Source: an optimization exercise on an open RTL-to-GDS flow (aim: small area and a short achievable clock period). Production flows keep margins and buffers that such runs may drop. Only simulation tests tie the RTL to the original design; equivalence was not proved.

$ cat design/flow/config.mk
export PLATFORM = sky130hd
export DESIGN_NAME = BU
export DESIGN_NICKNAME = BU
export VERILOG_FILES = /design/flow/design.v
export SDC_FILE = /design/flow/constraint.sdc
export NUM_CORES = 8
export LEC_CHECK = 0
export CAP_MARGIN = 20
export CORE_MARGIN = 2
export CORE_UTILIZATION = 40
export SLEW_MARGIN = 20
$ cat design/flow/constraint.sdc
create_clock -name core_clock -period 10.0 [get_ports {clk_i}]
set_input_delay 2.0000 -clock core_clock [delete_from_list [all_inputs] [get_ports {clk_i}]]
set_output_delay 2.0000 -clock core_clock [all_outputs]
set_load 0.01 [all_outputs]
$ cat design/flow/design.v
module Barret #(
    parameter WIDTH = 16
) (
    input   logic                           clk_i,
    input   logic                           rst_i,
    input   logic signed [(WIDTH*2)-1:0]    C,  
    output  logic        [13-1:0]        R
);
    localparam signed [44:0] QMOD = 45'd3329;
    logic signed [44:0] C45;
    assign C45 = {{(45 - (WIDTH*2)){C[(WIDTH*2)-1]}}, C};
    logic signed [44:0] s0;
    logic signed [44:0] s1;
    logic signed [44:0] C_hold0;
    logic signed [44:0] tmp;
    assign tmp = s0 >>> 26;
    always_ff @(posedge clk_i) begin
        if (rst_i) begin
            s0 <= 45'd0;
            s1 <= 45'd0;
            C_hold0 <= 45'd0;
        end else begin
            s0 <= (C45 << 14) + (C45 << 12) - (C45 << 8) - (C45 << 6) - C45;
            C_hold0 <= C45;
            s1 <= C_hold0 - (tmp << 11) - (tmp << 10) - (tmp << 8) - tmp;
        end
    end
    always_comb begin
        if (s1 < 0)  
            R = s1[12:0] + QMOD[12:0];
        else if (s1 >= QMOD)
            R = s1[12:0] - QMOD[12:0];
        else
            R = s1[12:0];
    end
endmodule
module BoothDecode_16b #(
    parameter int DATA_WIDTH = 16
)(
    input   logic [DATA_WIDTH-1:0] A,  
    input   logic [3:0] sel,  
    output  logic [DATA_WIDTH+1:0] res  
);
    localparam int RES_W = DATA_WIDTH + 2;
    logic signed [RES_W-1:0] a_ext;  
    logic signed [RES_W-1:0] a_x2;  
    logic signed [RES_W-1:0] a_x3;  
    logic signed [RES_W-1:0] a_x4;  
    assign a_ext = signed'({ {2{A[DATA_WIDTH-1]}}, A });
    assign a_x2 = a_ext <<< 1;  
    assign a_x3 = a_x2 + a_ext;  
    assign a_x4 = a_ext <<< 2;  
    always_comb begin
        unique case (sel)
            4'd0, 4'd15: res = {RES_W{1'b0}};  
            4'd1, 4'd2: res = a_ext;  
            4'd3, 4'd4: res = a_x2;  
            4'd5, 4'd6: res = a_x3;  
            4'd7: res = a_x4;  
            4'd8: res = -a_x4;  
            4'd9, 4'd10: res = -a_x3;  
            4'd11, 4'd12:res = -a_x2;  
            4'd13, 4'd14:res = -a_ext;  
            default: res = {RES_W{1'b0}};
        endcase
    end
endmodule
module BoothMul_R8 #(
    parameter int DATA_WIDTH = 13
)(
    input   logic clk_i,
    input   logic rst_i,
    input   logic [DATA_WIDTH - 1:0] a,
    input   logic [DATA_WIDTH - 1:0] b,
    output  logic [(DATA_WIDTH*2) - 1:0] R
);
    localparam int OUTW = DATA_WIDTH * 2;
    localparam int NUM_PP = 5;  
    localparam int DEC_W = DATA_WIDTH + 2;
    logic [DEC_W - 1:0] pp_raw [0:NUM_PP - 1];  
    logic [OUTW - 1:0] pp [0:NUM_PP - 1];  
    logic [14:0] b_ext;
    assign b_ext = signed'({ {2{b[DATA_WIDTH-1]}}, b });  
    logic [3:0] sel [0:NUM_PP - 1];
    assign sel[0] = {b_ext[2:0], 1'b0};  
    assign sel[1] = b_ext[5:2];  
    assign sel[2] = b_ext[8:5];  
    assign sel[3] = b_ext[11:8];  
    assign sel[4] = b_ext[14:11];  
    generate
    genvar i;
    for (i = 0; i < NUM_PP; i++) begin : gen_decode
        BoothDecode_16b #(
            .DATA_WIDTH(DATA_WIDTH)
        ) u_bd (
            .A(a),
            .sel(sel[i]),
            .res(pp_raw[i])
        );
    assign pp[i] = signed'({ { (OUTW-DEC_W){pp_raw[i][DEC_W-1]} }, pp_raw[i] });
    end
    endgenerate
    logic [OUTW-1:0] p0, p1, p2, p3, p4;
    assign p0 = pp[0];
    assign p1 = pp[1] << 3;
    assign p2 = pp[2] << 6;
    assign p3 = pp[3] << 9;
    assign p4 = pp[4] << 12;
    always_ff @(posedge clk_i) begin
        if (rst_i) begin
            R <= '0;
        end else begin
            R <= p0 + p1 + p2 + p3 + p4;
        end
    end
endmodule
module BU #(
    parameter int DATA_WIDTH = 13
)(
    input   logic                       clk_i,
    input   logic                       rst_i,  
    input   logic                       is_NTT,
    input   logic   [DATA_WIDTH-1:0]    A ,
    input   logic   [DATA_WIDTH-1:0]    B,
    input   logic   [DATA_WIDTH-2:0]    Zeta,
    output  logic   [DATA_WIDTH-2:0]    A_NTT,
    output  logic   [DATA_WIDTH-2:0]    B_NTT,
    output  logic   [DATA_WIDTH-2:0]    A_iNTT,
    output  logic   [DATA_WIDTH-2:0]    B_iNTT
);
    localparam logic [12:0] Q = 13'd3329;
    localparam int OUTW = DATA_WIDTH * 2;
    logic [DATA_WIDTH-1:0] chooseB, addAB, sub_res, add_res;
    logic [OUTW-1:0] oMul;
    logic [12:0] oBarretAdd, oBarretMul;
    logic [DATA_WIDTH-1:0] RegA, RegB, RegZ;
    logic [DATA_WIDTH-1:0] hold_a [0:3];
    logic [DATA_WIDTH-1:0] reg_chooseB, reg_Z;
    logic [DATA_WIDTH-1:0] hold_add_0, hold_add_1;
    logic [DATA_WIDTH-1:0] RegA_NTT_out, RegB_NTT_out, RegA_iNTT_out, RegB_iNTT_out;
    always_ff @(posedge clk_i) begin
        if (rst_i) begin
            RegA <= '0; 
            RegB <= '0; 
            RegZ <= '0;
        end else begin
            RegA <= A; 
            RegB <= B; 
            RegZ <= {1'b0, Zeta};
        end
    end
    always_ff @(posedge clk_i) begin
        if (rst_i) begin
            for (int i = 0; i < 4; i++) hold_a[i] <= '0;
        end else begin
            hold_a[0] <= RegA;
            hold_a[1] <= hold_a[0];
            hold_a[2] <= hold_a[1];
            hold_a[3] <= hold_a[2];
        end
    end
    assign chooseB = (is_NTT) 
                    ? RegB 
                    : (   (RegB < RegA) 
                        ? (RegB + Q - RegA) 
                        : (RegB - RegA) );
    assign addAB = (RegA + RegB >= Q) ? (RegA + RegB - Q) : (RegA + RegB);
    always_ff @(posedge clk_i) begin
        if (rst_i) begin
            reg_chooseB <= '0; 
            reg_Z <= '0;
        end else begin
            reg_chooseB <= chooseB;
            reg_Z <= RegZ;
        end
    end
    BoothMul_R8 #(
        .DATA_WIDTH(DATA_WIDTH)
    ) mul_inst (
        .clk_i(clk_i),
        .rst_i(rst_i),
        .a(reg_chooseB),
        .b(reg_Z),
        .R(oMul)
    );
    Barret Barret_inst0(
        .clk_i(clk_i),
        .rst_i(rst_i),  
        .C({ { (32-DATA_WIDTH){1'b0} }, addAB }),
        .R(oBarretAdd)
    );
    Barret Barret_inst1(
        .clk_i(clk_i),
        .rst_i(rst_i),
        .C({ { (32-OUTW){oMul[OUTW-1]} }, oMul }),
        .R(oBarretMul)
    );
    assign add_res = hold_a[3] + oBarretMul[DATA_WIDTH-1:0];
    assign sub_res =  (hold_a[3] < oBarretMul[DATA_WIDTH-1:0]) 
                    ? (hold_a[3] + Q - oBarretMul[DATA_WIDTH-1:0]) 
                    : (hold_a[3] - oBarretMul[DATA_WIDTH-1:0]);
    always_ff @(posedge clk_i) begin
        if (rst_i) begin
            hold_add_0 <= '0;
            hold_add_1 <= '0;
            RegA_NTT_out <= '0; 
            RegB_NTT_out <= '0;
            RegA_iNTT_out <= '0; 
            RegB_iNTT_out <= '0;
        end else begin
            hold_add_0 <= oBarretAdd[DATA_WIDTH-1:0];
            hold_add_1 <= hold_add_0;
            RegA_NTT_out <= (add_res >= Q) ? (add_res - Q) : add_res;
            RegB_NTT_out <= sub_res;
            RegA_iNTT_out <= hold_add_1[0] ? (hold_add_1 + Q) >> 1 : hold_add_1 >> 1;
            RegB_iNTT_out <= oBarretMul[0] ? (oBarretMul[DATA_WIDTH-1:0] + Q) >> 1 :
            oBarretMul[DATA_WIDTH-1:0] >> 1;
        end
    end
    assign A_NTT = (RegA_NTT_out[DATA_WIDTH-1]) ? RegA_NTT_out[DATA_WIDTH-2:0] : RegA_NTT_out[DATA_WIDTH-2:0];
    assign B_NTT =  (RegB_NTT_out[DATA_WIDTH-1]) ? RegB_NTT_out[DATA_WIDTH-2:0] : RegB_NTT_out[DATA_WIDTH-2:0];
    assign A_iNTT = (RegA_iNTT_out[DATA_WIDTH-1]) ? RegA_iNTT_out[DATA_WIDTH-2:0] : RegA_iNTT_out[DATA_WIDTH-2:0];
    assign B_iNTT = (RegB_iNTT_out[DATA_WIDTH-1]) ? RegB_iNTT_out[DATA_WIDTH-2:0] : RegB_iNTT_out[DATA_WIDTH-2:0];
endmodule
$ cat design/flow/run.sh
#!/bin/bash
# synth_recipe.tcl (not shown) runs the flow's synth.tcl, then flattens the netlist and writes it again
# the make line also repeats each setting of config.mk as NAME=value (left out here)
make -C /OpenROAD-flow-scripts/flow DESIGN_CONFIG=/design/flow/config.mk WORK_HOME=/design/flow/orfs CLKGATE_MAP_FILE= SYNTH_SCRIPT=/design/flow/synth_recipe.tcl finish
==> reports/metrics.cfg <==
[logic_synthesis]
syn-cell-area_mm2 = 0.0340
synth_xor_area_frac = 0.0805
ys_seq_elements = 381
synth-async-reset-ratio = 0
synthMuxAreaShare = 0.00607
synth_top_area_frac = 0.224
synthTopCellsByArea = dfxtp_1 22%, ha_1 15%, fa_1 11%, xnor2_1 5.6%, inv_1 5.4%
netlist_instances = 4092
yosys.cell_types.count = 83
synth_compound_area_frac = 0.190
synthAdderAreaFrac = 0.260
synth-edff-count = 0

[finish]
seq-cell-share = 0.203
area_growth_pct = 10.5
n_all_buffers = 120
drive_gt1_frac = 0.0383
top_regs = hold_a x52, Barret_inst0.s1 x45, Barret_inst1.s1 x45
multi_input_area_mm2 = 0.0240
final_common_cell = inv_1
n_all_inverters = 495
final_nets = 4750
multi_input_area_share = 0.639
clock_area_frac = 0.0407
nMultiInputCombCells = 3073
buffer_area_frac = 0.0300
dominant_cells = multi-input combinational cells
final_cell_mix = 493 x inv_1, 406 x ha_1, 381 x dfxtp_1
final_cell_area_mm2 = 0.0376

[clock_network]
clock-root-buffer = clkbuf_16
clkLatencyLatePin_ps = 580
cts_sinks = 381
cts_tree = built
htree_levels = 2
cts_buffers = 44
cts_resized = 0
cts_buffer_depth = 3
path_clk_slew_ps = 60
cts_hold_buffers = 0

[floorplanning]
io-pin-count = 89
taps = 1134
placementRows = 106
initial_utilization = 0.405

[grt]
use_met2 = 0.355
grt_pass1_wl_um = 149000
grt_overflow = 0
grt_use_total = 0.212
grt.busiest_layer = met2
grt_pass1_vias = 27800
globalRouteMet1Util = 0.280
grt_max_degree = 119

[place]
pre_cts_ws_ps = 1790
dp_hpwl_um = 72300
port_buffers = 88
post_dp_cell_area_mm2 = 0.0361
finalWeightedCongestion = 1.02

[route]
drt_iter0_markers = 2194
m1WireLength_um = 41500
dr_wl_met3_um = 5370
routedWlPerCell_um = 17.4
drt_pass1_iterations = 9
drtAntennaViolNets = 0
avgViaCountPerCell = 5.37
route.met2.wl_um = 42200

[timing]
min_period_ps = 8460
whs_ps = 432
period_share = 0.846
rsz0062_at_grt = false
hold_viol_final = 0
slew_violations = 0
tightest_slew_ps = 1230
fmax_mhz = 118

[run_status]
status = no timing/DRC/antenna violations

[worst_setup_path]
cp-end-kind = flip-flop
crit_type = flip-flop to flip-flop
path_buf_inv = 2
critPathTopFamily = compound AO/OA/AOI/OAI gates
crit_fanout = 12

[min_path]
hold_class = flip-flop to flip-flop

## worst paths after layout
| check | start | endpoint | slack, ps | cells after the start |
|---|---|---|---|---|
| worst max-delay path | reg_chooseB[2] | mul_inst.R[25] | 1540 | 32 |
| worst min-delay path | hold_a[0][10] | hold_a[1][10] | 430 | 1 |
| worst max register to register | reg_chooseB[2] | mul_inst.R[25] | 1540 | 32 |
| worst min register to register | hold_a[0][10] | hold_a[1][10] | 430 | 1 |
## cell usage after synthesis (all sizes together) (8+ instances only)
cell type,count
inv,495
fa,188
and3,31
a21oi,269
xnor2,219
a222oi,22
o211ai,15
a221o,17
o21ai,184
a211oi,50
nand3b,8
a22oi,25
nand2,213
nand2b,57
buf,11
nand4,39
dfxtp,381
clkbuf,132
nand3,62
nor2b,162
a221oi,34
xor2,93
or3,26
o22ai,23
a31oi,31
or4,8
o31ai,18
mux2i,15
a22o,9
a21boi,15
o21a,31
nor2,375
or2,24
ha,406
nor4,25
nor3b,13
o21bai,37
o221ai,20
nor3,95
a21o,85
a2111oi,12
and2,19
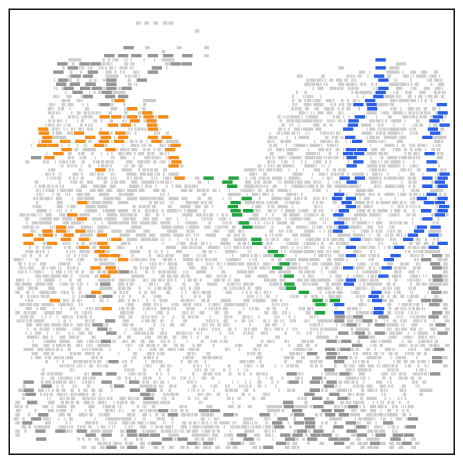
**Above:** flops by top-level scope.
Drawn at 1.5 px/um. Other sequential cells in the stronger gray, the rest of the logic in the fainter gray.
orange -> Barret_inst0  # sequential cells 76
green -> mul_inst  # sequential cells 26, where center
blue -> Barret_inst1  # sequential cells 90
not colored = 189

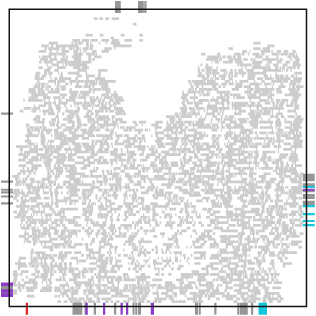
**Above:** ports around the boundary.
Drawn at 1 px/um. Pins as bars across the die edge, other pins in gray.
cyan -> A_NTT  # pins 12, direction output, edge 7 south, 5 east
purple -> A  # pins 13, direction input, edge 6 south, 6 west, 1 east
red -> clk_i  # pins 1, direction input, edge south
all pins by edge = 42 south, 20 east, 16 west, 11 north

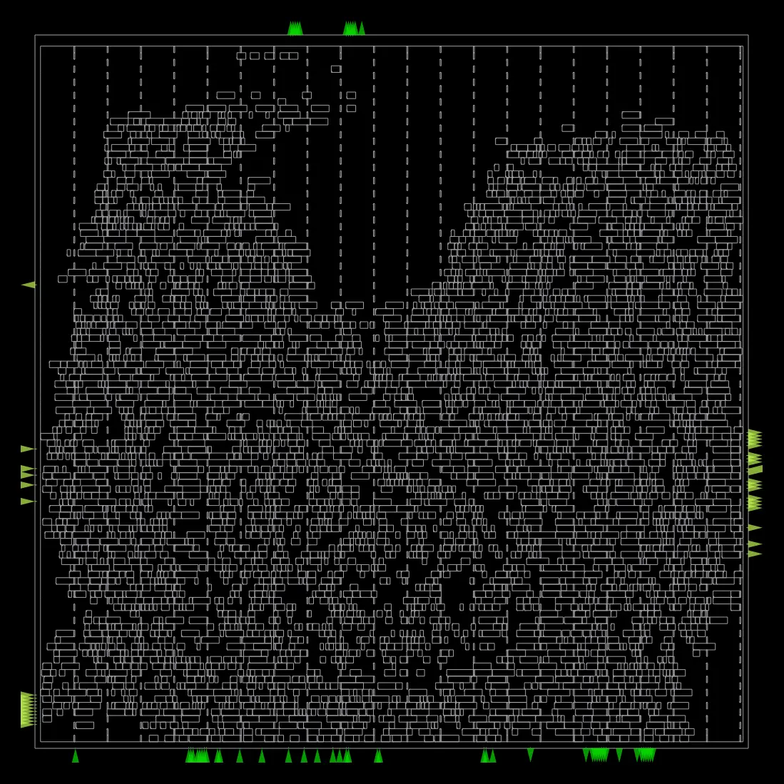
**Above:** cell outlines without signal wires.
Core Area: 0.0840 mm^2
final std cells w/o fill: 5284
Core Util, Final: 0.448

what the ideal ports hide:
How much do the figures lean on ideal ports? The routed layout below was timed once more, with nothing changed but the port constraints.
Step 1 sets driving cells, clkbuf_16 on the clock port and buf_2 on the other inputs (assumed; they add their load-dependent delay and slew).
Step 2 moves the port delays by t, midway between the first and last clock arrival at a register: inputs arrive t later, outputs are due t later. That takes back most of the time a late clock gives input paths.
Slacks: ideal ports / drivers / drivers and shift; pairs: ideal ports / drivers.
t, ns: 0.633
setup slack, ns: 1.541 / 1.541 / 1.541
worst setup path at the end: register to register
worst slew at a driven data input, ns: 0.05
After both steps setup and hold are still met in this run. For this run, drivers alone change the setup slack by 0.000 ns; drivers and shift together by 0.000 ns.
